From an optimization exercise on the open Yosys and OpenROAD flow, aimed at small area, a short achievable clock period and few clock cycles per item; shortcuts taken in it are not production practice. Function not checked in this run: the RTL went through the layout flow alone. Power is estimated from default activity; no workload was simulated.

## design/flow/config.mk

```make
export PLATFORM = sky130hd
export DESIGN_NAME = APB_Slave
export DESIGN_NICKNAME = APB_Slave
export VERILOG_FILES = /design/flow/design.v
export SDC_FILE = /design/flow/constraint.sdc
export NUM_CORES = 4
export LEC_CHECK = 0
export CAP_MARGIN = 20
export CORE_MARGIN = 2
export CORE_UTILIZATION = 40
export SLEW_MARGIN = 20
```

## design/flow/constraint.sdc

```tcl
create_clock -name core_clock -period 5.5 [get_ports {PCLK}]
set_input_delay 1.1000 -clock core_clock [delete_from_list [all_inputs] [get_ports {PCLK}]]
set_output_delay 1.1000 -clock core_clock [all_outputs]
set_load 0.01 [all_outputs]
```

## design/flow/design.v

```verilog
module APB_Slave#( parameter DWIDTH = 32, AWIDTH = 5)            
(   input                                      PCLK,             
    input                                   PRESETn,             
    input                                     PSELx,             
    input                                   PENABLE,             
    input                        [AWIDTH-1:0] PADDR,             
    input                                    PWRITE,             
    input                       [DWIDTH-1:0] PWDATA,             
    output reg                  [DWIDTH-1:0] PRDATA,             
    output                                   PREADY,             
    output                                   PSLVERR             
);  
    localparam                  [2:0] IDLE   = 3'b000;           
    localparam                  [2:0] READY  = 3'b001;           
    localparam                  [2:0] READ   = 3'b010;           
    localparam                  [2:0] WRITE  = 3'b011;           
    localparam                  [2:0] ERROR  = 3'b100;           
    reg                           [2:0] current_state;           
    reg                           [2:0]    next_state;           
    reg           [DWIDTH-1:0] mem_arr[2**AWIDTH-1:0];           
    wire          [AWIDTH-1:0]           base_address;           
    wire                                   PADDR_VALID;          
always @(posedge PCLK,negedge PRESETn)
    if(!PRESETn)
        current_state <= IDLE;  
    else
        current_state <= next_state;  
always @(*)
begin
    case(current_state)  
        IDLE : 
                next_state <= PSELx? READY:IDLE;  
        READY: 
                next_state <= !PSELx?                IDLE   
                            : !PADDR_VALID?         ERROR  
                            : !PENABLE?             READY  
                            : !PWRITE?              READ
                            :                       WRITE; 
        WRITE: 
                next_state <= !PSELx?                IDLE   
                            : !PENABLE?             READY  
                            :                       WRITE; 
        READ : 
                next_state <= !PSELx?                IDLE   
                            : !PENABLE?             READY  
                            :                       READ;  
        ERROR: 
                next_state <= PSELx&!PADDR_VALID?   ERROR  
                            : PSELx?                READY  
                            :                       IDLE;  
        default:
                next_state <= IDLE;
    endcase
end
always @(posedge PCLK)
begin
    if(current_state==READY && PSELx && PENABLE && PWRITE)
        mem_arr[PADDR] <= PWDATA;
end
always @(*)
begin
    if(current_state==READY && PSELx && PENABLE && !PWRITE)
        PRDATA = mem_arr[PADDR];
    else
        PRDATA = {DWIDTH{1'b0}};
end
    assign base_address[AWIDTH-1:0] = 'b0;
    assign PADDR_VALID = (PADDR>base_address) || (PADDR<(2**AWIDTH-1+base_address));
    assign PREADY= (current_state==READY);
    assign PSLVERR= (current_state==ERROR);
endmodule
```

## design/flow/run.sh

```bash
#!/bin/bash
# synth_recipe.tcl (not shown) runs the flow's synth.tcl, then flattens the netlist and writes it again
# the make line also repeats each setting of config.mk as NAME=value (left out here)
make -C /OpenROAD-flow-scripts/flow DESIGN_CONFIG=/design/flow/config.mk WORK_HOME=/design/flow/orfs CLKGATE_MAP_FILE= SYNTH_SCRIPT=/design/flow/synth_recipe.tcl finish
```

==> qor.yml <==
grt_setup_unrepaired: "no"
synth_cell_type_count: 31
core_mm2: 0.0970
port_buffers: 75
cp.required_ps: 4400
yosys.area_share.simple_pct: 2.08
design_power_total_mw: 16.4
grt_max_degree: 55
synth.ff_latch_count: 1027
drive_above_1_share_pct: 14.2
crit_path_cell_trace: "clkdlybuf4s50_1 > buf_4 > nand4bb_4 > buf_4 > o22ai_1 > nor4_1 > buf_4 > a21oi_1 > clkdlybuf4s50_1"
hold_ws_ps: 531
h-tree-depth: 3
finalSetupTns_ps: 0
post-dp-hpwl_um: 57900
placed_cells_incl_taps: 3432
clock_latency_ps: 710
hold_violations: 0
synth_cells: 2093
cap_viol_max_count: 0
dr.first_iter.drc_count: 2214
yosys-mux-area-fraction_pct: 13.1
clock_tree_from_tritoncts: "built"
grt_pass1_vias: 20909
critical_path.max_fanout: 13
floorplan.io_pins: 76
maxClockFrequency_mhz: 185
initial_utilization_pct: 40.5
route.antenna.remaining_nets: 0
run_status: "no timing/DRC/antenna violations"
post-synth-top-area-fraction_pct: 78.3
dr_total_vias: 20875
cellLeakagePower_nw: 15.6
grt-ovfl-total: 0
top_library_cells_by_usage_in_the_layout_fill_and_taps_aside: "sky130_fd_sc_hd__edfxtp_1 (1024), sky130_fd_sc_hd__mux2i_1 (512), sky130_fd_sc_hd__o22ai_1 (255)"
avgViaCountPerCell: 5.76
synthesized_nets: 2135
tritoncts_num_sinks: 1027
synth_seq_area_share_pct: 78.5
worstSetupStartpointType: "input pin"
share_of_the_synthesized_area_in_compound_gates_ao_oa_aoi_oai_pct: 4.55
synth_area_leaders: "sky130_fd_sc_hd__edfxtp_1 (78%), sky130_fd_sc_hd__mux2i_1 (13%), sky130_fd_sc_hd__o22ai_1 (4.1%)"
-- sequential cells by signal, summed over array words and instances, names as in the netlist --
signal         count
current_state      3
mem_arr         1024
-- stage by stage --
step,util (%),setup slack [ps]
finish,47.4,104
global route,47.4,33.4
CTS,47.5,244
detailed placement,43.8,254
global placement,43.8,292
floorplan,-,776
-- worst paths after layout --
path / cells past startpoint / slack, ps / end / startpoint
setup reg to reg: 5 / 1990 / mem_arr[18][2] / current_state[2]
max in group asynchronous: 1 / 4730 / current_state[1] / PRESETn
setup / recovery: 9 / 100 / PRDATA[9] / PADDR[2]
hold / removal: 1 / 530 / current_state[1] / current_state[2]
hold reg to reg: 1 / 530 / current_state[1] / current_state[2]
min in group asynchronous: 1 / 630 / current_state[0] / PRESETn
-- Yosys cell counts (all sizes together) --
cell type  count
nor2          30
a21oi         33
and4           1
nor3b          1
nor4          64
nand4b         4
nand3b         4
nand3          2
o21ai          1
nand4bb        6
clkbuf        44
nand4          1
and2           1
nor3           5
mux2i        512
dfrtp          3
or4b           4
buf           86
o22ai        256
o21a           1
conb           1
or3            1
or4            1
edfxtp      1024
or3b           4
nand2          3
-- per-layer routing --
metal	part of all wire (%)	up-vias	GRT usage [%]
met2	47	920	33.0
met1	41	10835	28.1
met5	0.046	-	0
met4	2.9	8	6.67
met3	8.5	178	4.28
li1	-	8934	-
-- power by group --
group          internal, mW  total (mW)  switching (mW)
registers              8.61        8.62         0.00191
clock network          4.25        7.19            2.95
logic                 0.220       0.601           0.381
-- timing repair --
action | in CTS | in global routing
hold endpoints to repair | 0 | 0
gates resized for setup | 0 | 1
hold buffers | 0 | 0
setup endpoints to repair | 0 | 1
-- logic make-up (layout without fill, tap and decap cells) --
| logic type | count (synthesis) | count (layout) |
|---|---|---|
| DFF | 1027 | 1027 |
| muxes | 512 | 512 |
| AOI/OAI and AO/OA | 291 | 291 |
| and+or+nand+nor | 132 | 132 |
| buffers and inverters | 130 | 385 |
| other | 1 | 3 |
-- layout make-up --
class | count | area [um^2] | area share (%)
sequential | 1027 | 30800 | 67.1
timing repair buffer | 193 | 1990 | 4.33
clock buffer | 124 | 2680 | 5.82
tap | 1276 | 1600 | 3.47
clock inverter | 68 | 838 | 1.82
antenna | 2 | 5.00 | 0.0109
multi-input combinational | 936 | 8030 | 17.5
Signal routing as the flow saved it:
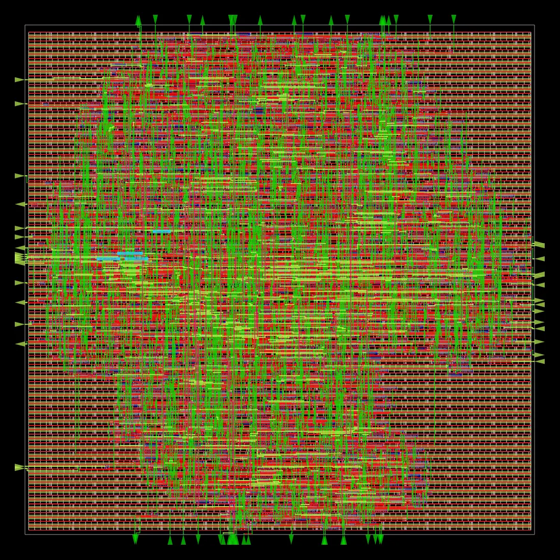
Detail Route met3 WL: 8790 um
highest metal layer used by the detailed router: met5

Final layout:
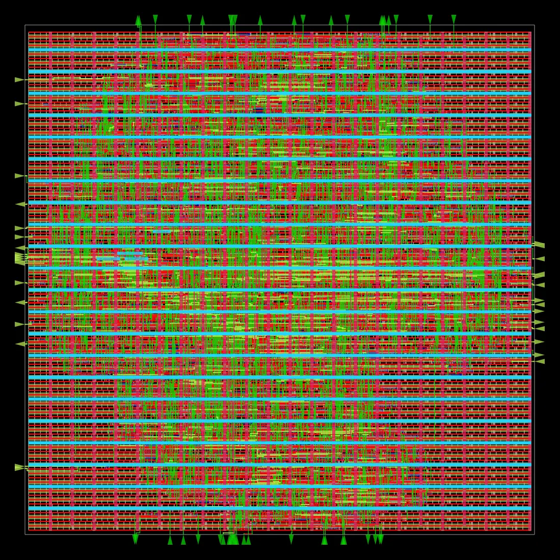
cell row count: 114
Design Area, Final: 0.0460 mm^2
width of the die: 317 um
share of the core filled with cells: 47.4%

Gate families picked out:
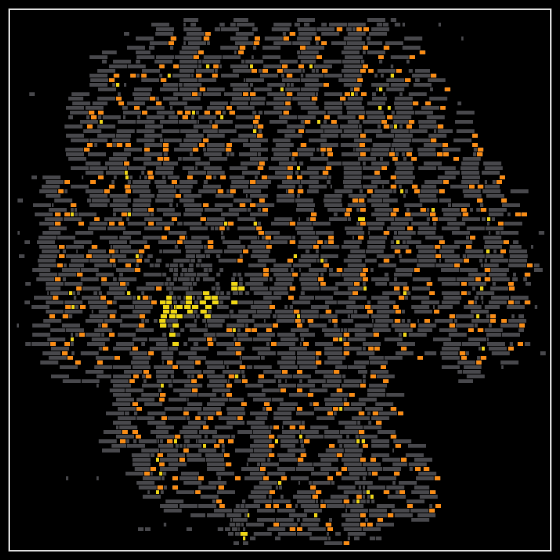
[yellow] NOR gates | cells: 100 | most used: nor4_1
[orange] multiplexers | cells: 512 | most used: mux2i_1 | where: spread over the die
Finished Layout Cells: 3626
most frequent standard cell in the layout excluding fill and tap cells: sky130_fd_sc_hd__edfxtp_1
fraction of area in multi-input gates: 17.5%

Cell sizes after repair:
Bar = 100 um.
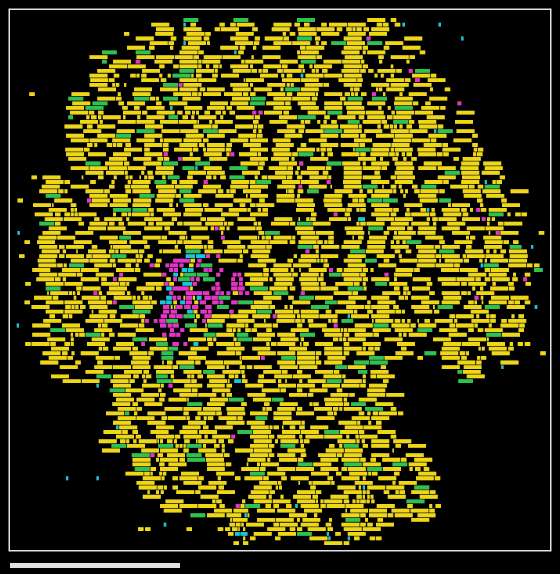
[magenta] drive 3 to 4 | cells: 120 | share: 5.1% | most used: buf_4
[green] drive 6 and up | cells: 165 | share: 7.0% | most used: clkbuf_16
[cyan] drive 2 | cells: 48 | share: 2.0%
[yellow] drive 1 or less | cells: 2015 | share: 86% | most used: edfxtp_1

The metal 2 layer:
Bar = 100 um.
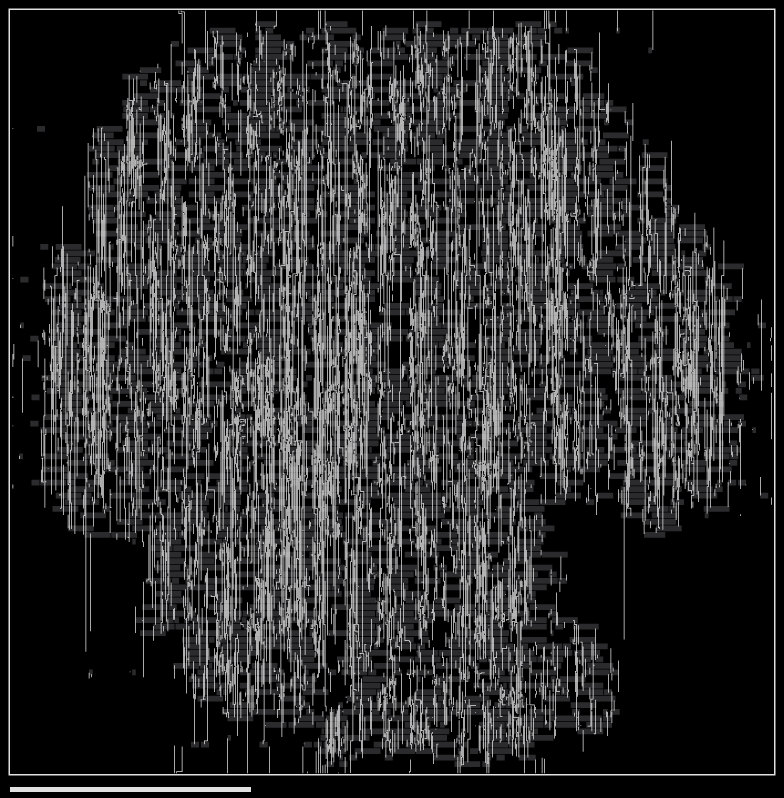
longest straight run: 136 um
nets with wire on the layer: 1893
wire length on this layer: 49.0 mm
share of all routed wire: 47%

==> static timing again, ports no longer ideal <==
Ports are ideal in the flow. The routed layout listed here was re-timed in OpenROAD.
Step 1, drivers: a clkbuf_16 drives PCLK and a buf_2 each remaining input, both assumed.
Step 2 adds t to the input delays and takes it off the output delays; t is the mean of the earliest and latest rising clock arrival at the registers after step 1. Input paths then give back, and output paths get back, about the clock's delay inside the block.
Three values: ideal ports, drivers, drivers and shift; two values: the first two.
t, ns: 0.750
setup slack, ns: 0.104 / 0.006 / 0.006
worst setup path at the end: input to output
worst register clock-pin slew, ns: 0.07 / 0.07
pins driven straight from the clock port: 1
After both steps setup and hold are still met in this run. The setup slack of this run moves by -0.098 ns with the drivers and by -0.098 ns with both steps.
